This design comes from an exercise in tuning for small area and a short achievable clock period on the open sky130 flow, not from production work.
In this exercise RTL edits were held to simulation tests only and were not proved equivalent to the original.
The series may have gaps, and a smaller design here may also do less where the tests do not look.

==> flow/design.v <==
module Full_Adder_1b(input  logic A, B, Cin,
						output logic S, Cout);
always_comb begin
	S = A ^ B ^ Cin;
	Cout = A & B | (A^B) & Cin;
end
endmodule 
module Full_Adder #(parameter N = 4)
						 (input  logic [N-1:0] A, B,
						  input  logic  		  Cin,
						  output logic [N-1:0] S,
						  output logic 		  Cout);
	logic [N-1:0] w;
	assign w[0] = Cin;
	genvar i;
	generate
		for(i = 0; i < N-1; i++)
			begin : generate_adder
				Full_Adder_1b adder(A[i], B[i], w[i], S[i], w[i+1]);
			end	
	endgenerate
	Full_Adder_1b adder(A[N-1], B[N-1], w[N-1], S[N-1], Cout);
endmodule 
module Register #(parameter N=2) (input  logic CLK, RST, EN,
						   	input  logic [N-1:0] Data_In,
							   output logic [N-1:0] Data_Out);
	logic [N-1:0] OUT;
	always_ff @(posedge CLK) begin
		if      (RST) OUT <= 0;
		else if (EN) OUT <= Data_In;
	end
	assign Data_Out = OUT;
endmodule 
module Addition #(parameter N = 4)
					  (input  logic [N-1:0] A, B,
						output logic [N-1:0] S);
logic Cout, Overflow;
logic [N-1:0] OverflowResult;
logic [N-1:0] Result;
logic neg;
Full_Adder #(N) adder(.A(A), 
							 .B(B), 
							 .Cin(1'b0), 
							 .S(Result), 
							 .Cout(Cout));
assign Overflow = (A[N-1] === B[N-1]) && (A[N-1] !== Result[N-1]);
assign neg = A[N-1] && B[N-1] && (Result[N-1] === 1'b0);
assign OverflowResult = neg ? ({1'b1, {N-2{1'b0}}, 1'b1}) : ({1'b0, {N-1{1'b1}}});
assign S = Overflow ? OverflowResult : Result;
endmodule 
module Multiplication #(parameter N = 16)
							  (input logic  [N-1:0] A, B,
							   output logic [N-1:0] Result);
logic neg, overflow, overflow_result;					
logic [N-1:0] Am, Bm;
logic [(N*2)-1:0] mult;		
logic [N-1:0] high, mid, low;					
logic [(N/2)-1:0] a, b, c, d;
assign Am = A[N-1] ? (~A)+1 : A;  
assign Bm = B[N-1] ? (~B)+1 : B;  
assign a = Am[N-1:(N/2)];
assign b = Am[(N/2)-1:0];
assign c = Bm[N-1:(N/2)];
assign d = Bm[(N/2)-1:0];
assign high = (a * c);
assign mid  = (a * d) + (b * c);
assign low  = (b * d); 
assign mult = ((high << (N/2)) + mid + (low >> (N/2)));
assign neg = (A[N-1] || B[N-1]) && (A[N-1] !== B[N-1]); 
always_comb begin
	if(mult[(N*2)-1:N-1] === {{N{1'b0}}}) begin
		Result <= neg ? (~mult[N-1:0])+1 : mult[N-1:0];
	end else begin
		Result <= neg ? ({1'b1, {N-2{1'b0}}, 1'b1}) : {1'b0, {N-1{1'b1}}};
	end
	if(A === 0 || B === 0) Result <= {N{1'b0}};
end
endmodule 
module DigitalFilter(input  logic clk, rst, 
							input  logic [31:0] data_in, a1, b0, b1,
							output logic [31:0] yn);
logic [31:0] xn, wn, wn1, wn1_a1, wn1_b1, wn_b0;
Addition #(32) adder1(.A(data_in), 
							 .B(32'hFFC00001), 
							 .S(xn));
Addition #(32) adder2(.A(xn), 
							 .B(wn1_a1), 
							 .S(wn));
Register #(32) reg1(.CLK(clk),
						  .RST(rst),
						  .EN(1'b1),
						  .Data_In(wn),
						  .Data_Out(wn1));
Multiplication #(32) mult1(.A(wn1),
								   .B(a1),
								   .Result(wn1_a1));
Multiplication #(32) mult2(.A(wn1),
								   .B(b1),
								   .Result(wn1_b1));
Multiplication #(32) mult3(.A(wn),
								   .B(b0),
								   .Result(wn_b0));
Addition #(32) adder3(.A(wn_b0), 
							 .B(wn1_b1), 
							 .S(yn));			  
endmodule 
==> flow/run.sh <==
#!/bin/bash
# synth_recipe.tcl (not shown) runs the flow's synth.tcl, then flattens the netlist and writes it again
# the make line also repeats each setting of config.mk as NAME=value (left out here)
make -C /OpenROAD-flow-scripts/flow DESIGN_CONFIG=/design/flow/config.mk WORK_HOME=/design/flow/orfs CLKGATE_MAP_FILE= SYNTH_SCRIPT=/design/flow/synth_recipe.tcl finish
==> flow/config.mk <==
export PLATFORM = sky130hd
export DESIGN_NAME = DigitalFilter
export DESIGN_NICKNAME = DigitalFilter
export VERILOG_FILES = /design/flow/design.v
export SDC_FILE = /design/flow/constraint.sdc
export NUM_CORES = 4
export LEC_CHECK = 0
export CAP_MARGIN = 20
export CORE_MARGIN = 2
export CORE_UTILIZATION = 40
export PLACE_DENSITY = 0.6
export SLEW_MARGIN = 20
==> flow/constraint.sdc <==
create_clock -name core_clock -period 110.0 [get_ports {clk}]
set_input_delay 22.0000 -clock core_clock [delete_from_list [all_inputs] [get_ports {clk}]]
set_output_delay 22.0000 -clock core_clock [all_outputs]
set_load 0.01 [all_outputs]
Figure 1. Clock wires, drivers and flops (run 1).
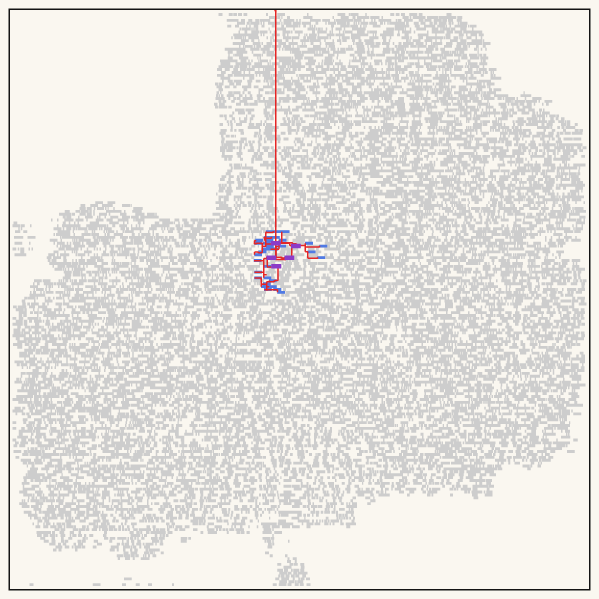
[flip-flops] blue | count: 32
[clock drivers] purple | count: 5
[clock wires] red | length: 623 um
flops lie: centre

Figure 2. Placed cells, one colour a class (run 1).
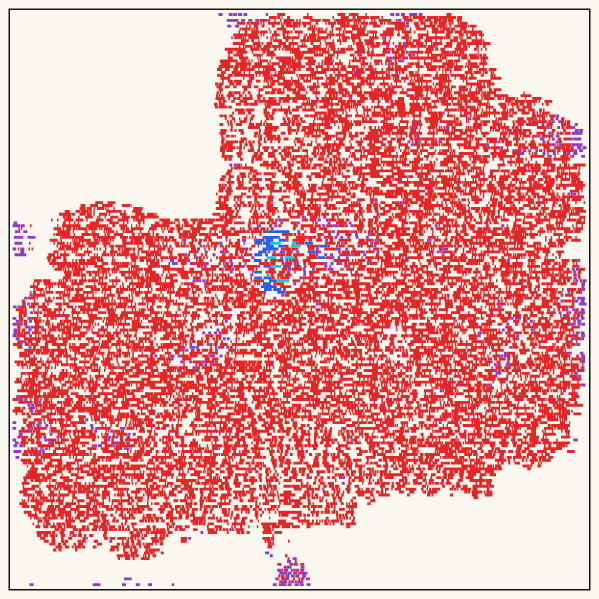
| class | colour | cells |
|---|---|---|
| flops | blue | 32 |
| combinational and other logic | red | 13,558 |
| other buffers and delay cells | purple | 495 |
| clock drivers and dummy loads | cyan | 8 |

Figure 3. Signal metal coverage by tile (run 1).
27 x 27 tiles, from dark purple (low) to yellow (high), scaled to the fullest tile. Values are wire area over tile area, all layers added.
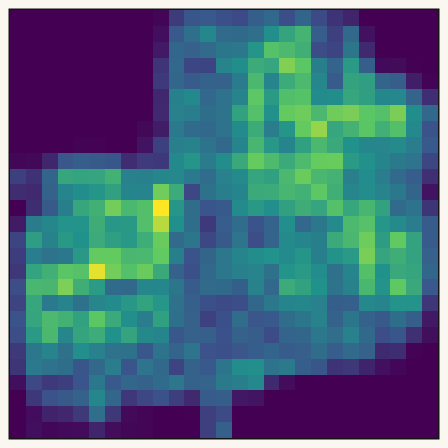
densest ninth of the die: east
mean over tiles: 0.23
nearly empty tiles: 22%
emptiest ninth of the die: north-west
tiles over half the peak: 24%

==> summary.txt, run 1 <==
- CTS tree: built
- Worst r2r path cells: 88
- Largest register FFs: 32
- Primary FF master, synth: dfxtp_1
- Mapped cell area: 117,000 sq um
- Placed cell count: about 18,000
- N_diodes: 15
- Critical Path AT: 81.44 ns
- Die height: 544 um
- Layout net count: approximately 18,000
- Rel. slew slack: 0.205
- Post-synth cell types: around 110
- Clk slew on worst S/H paths: 0.06 ns
- Largest fanout on the critical path: 60
- Top-count cell post-synth: inv_1
- Biggest Area Class: multi-input gates
- CTS root buf: clkbuf_16
- Compound-cell area share of the yosys netlist: 0.0783
- Worst setup startpoint: a1[6]
- NonClk Buf Share: 0.0328
- WS Path Type: in2out
- Rows: 198
- Hold_ws: 1.84 ns
- Seq/total area: 0.00512
- HPWL Detailed: around 320,000 um
- Mapped Avg Cell Area: around 8 sq um
- Postcts setup bufs: 0
- CP peak stage delay: 0.83 ns
- Global route overflow: 0
- Worst Skew: between 0.006 and 0.007 ns
- Outcome: complete, no violations
- ANT nets after route: 0
- Worst-margin pin slew: around 1.2 ns
- Vias in the first global route: 99,100
- Worst R2R Setup Slack: 77.75 ns
- WL/cell: 22.0 um
- Share of the synthesized area in the top cell type: 0.440
- Met2 GRT Util: 0.428
- Share of cells above drive strength 1: 0.0460
- CP required: a little under 90 ns
- Crit start category: primary input
- Met3 routed WL: 39,600 um
- Area of the multi-input gates: 104,000 sq um
- Routed vias/inst: 5.41
- Post-synthesis adder-cell area fraction: 0.583
- Final min period: 103.44 ns
- Port Buf Inserts: around 160
- Hold path start: reg1.OUT[30]
- Critical path depth: around 170
- Total number of vias: between 90,000 and 100k
- Most frequent cells in the layout: 3,067 x inv_1, 2,566 x fa_1, 1,881 x nand2_1
- Core area: 291,000 sq um
- #MultiIn Comb: 10,500
- CP Capture Point: yn[28]
- Met1 WL: 158,000 um
- Initial antenna violation count: 24
- Final setup viols: 0
- Setup TNS: 0 ns
- Final Util: 0.432
- Mapped Cells: about 14,000
- Detailed Route WL: between 300,000 and 400,000 um
- Post-synth ARST share: 0
- EDFF count, synth: 0
- Uppermost layer routed: met5
- Routability cong.: 0.969
- Most common cell after layout, fill and taps aside: inv_1
- All-layer global routing usage: 0.272
- CTS buffer count: 5
- First-pass GRT wire length: 609,000 um
- Latest clock arrival within the worst-skew pair: 0.28 ns
- Final Cell Area: 125,000 sq um
- Met2 Wirelength: 178,000 um
- Crit path top cell by count: fa_1
- Largest regs: reg1.OUT: 32 flops
- # fillers: 29,100
- Crit. End Element: output pin
- Largest net degree at the start of global routing: 61
- Clock Path Buffers: 2
- # clk buffers: 5
- Die Area: 296,000 sq um
- I/O pins: 162
- Worst hold path endpoint: reg1.OUT[10]
- Critical Path Slowest Stage Cell: a2111oi_0
- Met3 GRT Util: 0.0556
- Area after DPL: roughly 130,000 sq um
- Final Instance Count excl. Fillers: 18,000
- Global routing's busiest layer: met2
## Run 2: large edit since run 1, in outline
flow/design.v: 106 -> 2451 lines; modules unchanged: 3
  Half_Adder_1b: new, 7 lines
  Addition: edited, 17 -> 9 lines
  Multiplication: edited, 28 -> 2376 lines
  DigitalFilter: edited, 28 -> 26 lines
==> module Addition as of run 2 <==
module Addition #(parameter N = 4)
					  (input  logic [N-1:0] A, B,
						output logic [N-1:0] S);
logic [N-1:0] Result;
logic Overflow;
assign Result = A + B;
assign Overflow = (A[N-1] == B[N-1]) && (A[N-1] != Result[N-1]);
assign S = Overflow ? (A[N-1] ? {1'b1, {N-2{1'b0}}, 1'b1} : {1'b0, {N-1{1'b1}}}) : Result;
endmodule
==> module DigitalFilter as of run 2 <==
module DigitalFilter(input  logic clk, rst, 
							input  logic [31:0] data_in, a1, b0, b1,
							output logic [31:0] yn);
logic [31:0] xn, xr, wn, wn1, wn1_a1, wn1_b1, wn_b0;
assign xr = data_in + 32'hFFC00001;
assign xn = (data_in[31] & ~xr[31]) ? 32'h80000001 : xr;
Addition #(32) adder2(.A(xn), 
							 .B(wn1_a1), 
							 .S(wn));
always_ff @(posedge clk) begin
	if (rst) wn1 <= 32'd0;
	else     wn1 <= wn;
end
Multiplication #(32) mult1(.A(wn1),
								   .B(a1),
								   .Result(wn1_a1));
Multiplication #(32) mult2(.A(wn1),
								   .B(b1),
								   .Result(wn1_b1));
Multiplication #(32) mult3(.A(b0),
								   .B(wn),
								   .Result(wn_b0));
Addition #(32) adder3(.A(wn_b0), 
							 .B(wn1_b1), 
							 .S(yn));			  
endmodule
==> module Half_Adder_1b as of run 2 <==
module Half_Adder_1b(input  logic A, B,
						output logic S, Cout);
always_comb begin
	S = A ^ B;
	Cout = A & B;
end
endmodule
--- a/flow/config.mk
+++ b/flow/config.mk
@@ -6,4 +6,5 @@
 export NUM_CORES = 4
 export LEC_CHECK = 0
+export ABC_AREA = 1
 export CAP_MARGIN = 20
 export CORE_MARGIN = 2
@@ -11,2 +12,4 @@
 export PLACE_DENSITY = 0.6
 export SLEW_MARGIN = 20
+export SYNTH_HIERARCHICAL = 1
+export SYNTH_MINIMUM_KEEP_SIZE = 0
Figure 4. Critical path on the layout (run 2).
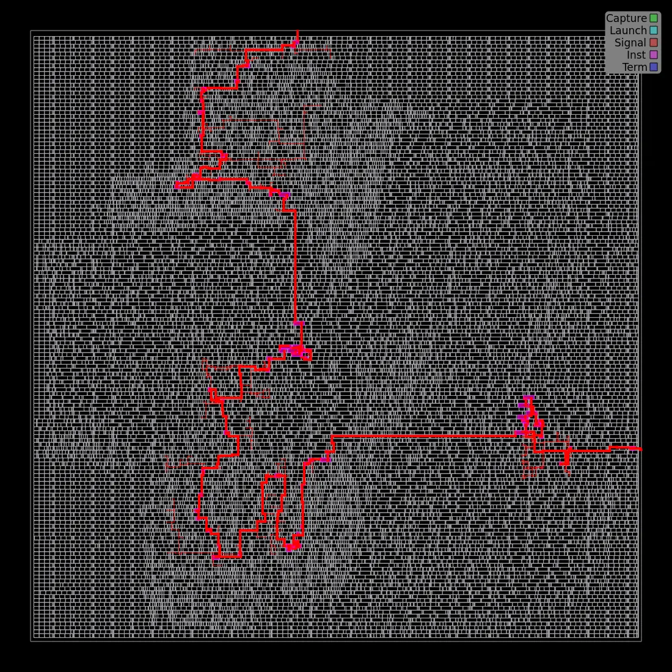
Final Util: 0.423
Final min period: 65.51 ns
Setup TNS: 0 ns
Final Instance Count excl. Fillers: 11,200
final worst slack: 44.49 ns

Figure 5. Clock wires, drivers and flops (run 2).
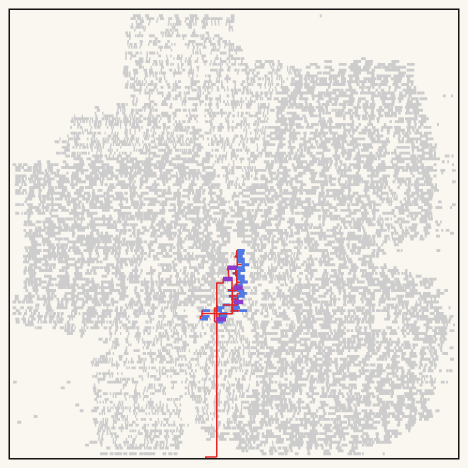
[flip-flops] blue | count: 32
[clock drivers] purple | count: 5
[clock wires] red | length: 444 um
routed clock nets: 6

==> run 2 against run 1 <==
  * Critical path depth fell by 90
  * Register-to-register slack improved by 21 ns
  * Final cell count shrank 38%
  * Synthesized cell count decreased by 35%
  * Still clean on timing, DRC and antenna
==> summary.txt, run 2 <==
- Outcome: complete, no violations
- Top-count cell post-synth: nand2_1
- Worst hold path endpoint: wn1[0]
- Final Cell Area: 74,600 sq um (-41%)
- Mapped Avg Cell Area: 7.73 sq um (-5.9%)
- Main combinational cell family by area after synthesis: adder cells
- CTS tree: built
- N_diodes: 6 (-9)
- Initial antenna violation count: 11 (-54%)
- Clk sinks: 32
- NonClk Buf Share: 0.0416 (+0.00886)
- ANT nets after route: 0 (unchanged)
- Clk slew on worst S/H paths: 0.05 ns (about the same)
- Met2 GRT Util: 0.462 (+0.0343)
- Post-synth ARST share: 0 (unchanged)
- Core area: 176,000 sq um (-39%)
- Critical path depth: 83 (-52%)
- Detailed Route WL: 275,000 um (-31%)
- Mapped cell area: 71,100 sq um (-39%)
- HPWL Detailed: 197,000 um (-38%)
- Post-cts sizing count: 0
- Critical path buffer and inverter count: 10
- CP required: 88.00 ns (about the same)
- Max Cap Viol: 0
- Crit start category: primary input
- Primary FF master, synth: dfxtp_1
- Crit path top cell by count: nand2_1
- Postcts setup bufs: 0 (unchanged)
- CP Capture Point: yn[0]
- Simple-gate share of the synthesized area: 0.152
- Area of the multi-input gates: 64,200 sq um (-38%)
- Post-synth cell types: 50 (-54%)
- Met3 routed WL: 31,600 um (-20%)
- Compound-cell area share of the yosys netlist: 0.147 (+0.0683)
- Post-synthesis adder-cell area fraction: 0.410 (-0.173)
- Largest regs: wn1: 32 flops
- Hold path start: wn1[28]
- Clock Path Buffers: 2 (unchanged)
- Global route overflow: 0 (unchanged)
- Hold_ws: 1.72 ns (-0.121 ns)
- Uppermost layer routed: met4
- Crit. End Element: output pin
- Global routing's busiest layer: met2
- Largest register FFs: 32 (unchanged)
- Seq/total area: 0.00861 (+0.00349)
- Worst r2r path cells: 40 (-55%)
- Most common cell after layout, fill and taps aside: nand2_1
- Starting Density: 0.403
- EDFF count, synth: 0 (unchanged)
- WL/cell: 24.5 um (+11%)
- Largest register by flop count: wn1
- Layout clock area frac: 0.00179
- Rows: 154 (-22%)
- Critical Path Slowest Stage Cell: nand2_1
- Latest clock arrival within the worst-skew pair: 0.27 ns (about the same)
- # clk buffers: 6 (+1)
- Max frequency: 15.3 MHz
- Share of cells above drive strength 1: 0.0495 (+0.00354)
- Port Buf Inserts: 161 (unchanged)
- Most frequent cells in the layout: 1,672 x nand2_1, 1,479 x xor2_1, 1,362 x o22ai_1
- Area after DPL: 74,400 sq um (-41%)
- WS Path Type: in2out
- Met2 Wirelength: 120,000 um (-32%)
- Worst setup startpoint: a1[0]
- Final setup viols: 0 (unchanged)
- Hold path depth: 9
- I/O pins: 162 (unchanged)
- # DRC: 0
- Share of the synthesized area in the top cell type: 0.352 (-0.0884)
- CTS root buf: clkbuf_16
- Area Growth Syn to Fin: 4.86%
- Vias in the first global route: 69,400 (-30%)
- Largest delay contributor family on the critical path: simple AND/OR/NAND/NOR gates
- CP peak stage delay: 0.82 ns (about the same)
- Die Area: 181,000 sq um (-39%)
- Met1 WL: 110,000 um (-30%)
- Worst R2R Setup Slack: 99.21 ns (+21.46 ns)
- #MultiIn Comb: 7,492 (-29%)
- Biggest Area Class: multi-input gates
- Worst-margin pin slew: 1.27 ns (+0.0849 ns)
- Critical Path AT: 43.51 ns (-37.93 ns)
- Largest net degree at the start of global routing: 41 (-33%)
- Rel. slew slack: 0.153 (-0.0527)
- All-layer global routing usage: 0.299 (+0.0276)
- Die height: 426 um (-22%)
- Met3 GRT Util: 0.0778 (+0.0223)
- Routability cong.: 0.954 (-1.6%)
- Layout net count: 10,600 (-42%)
- Synth area leaders: fa_1 35%, xor2_1 18%, o22ai_1 12%
- Placed cell count: 11,200 (-38%)
- CTS buffer count: 5 (unchanged)
- Mapped Cells: 9,198 (-35%)
- Total number of vias: 67,200 (-31%)
- # fillers: 18,100 (-38%)
- Worst Skew: 0.00542 ns (-0.00102 ns)
- Largest fanout on the critical path: 33 (-45%)
- First-pass GRT wire length: 422,000 um (-31%)
- Routed vias/inst: 6.00 (+11%)
Figure 6. Met1 routing (run 2).
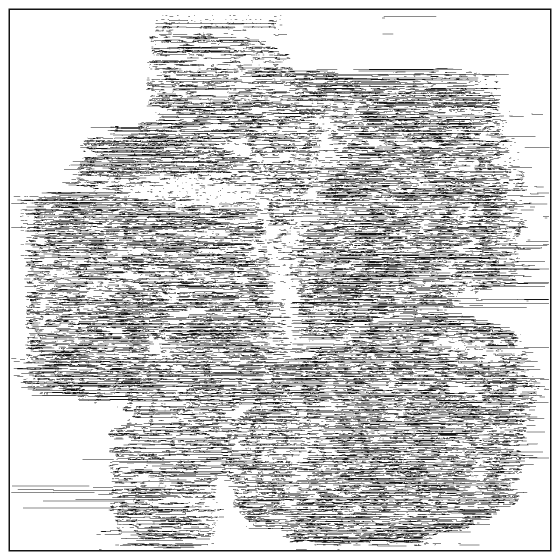
wire length on this layer: 110 mm
main direction: horizontal
share of all routed wire: 40%
longest straight run: 169 um
nets with wire on the layer: 9,526

-- afterwards: timing with drivers on the ports --
The flow's constraints put no driver on any port. The routed layouts listed below were extracted and timed again, unchanged, in two steps. Step 1, drivers: a clkbuf_16 drives clk and a buf_2 each remaining input, both assumed. Step 2 adds t to the input delays and takes it off the output delays; t is the mean of the earliest and latest rising clock arrival at the registers after step 1. Input paths then give back, and output paths get back, about the clock's delay inside the block. Slacks: no drivers / after step 1 / after step 2; pairs: no drivers / after step 1.
run	shift t [ns]	slack for setup (ns)	latest minus earliest clock arrival (ns)
run 1	0.343	6.564 / 6.485 / 6.485	0.006 / 0.007
run 2	0.322	44.485 / 44.462 / 44.463	0.005 / 0.006
After both steps every run listed still meets setup and hold. For run 1, which loses most, drivers alone change the setup slack by -0.079 ns; drivers and shift together by -0.079 ns.
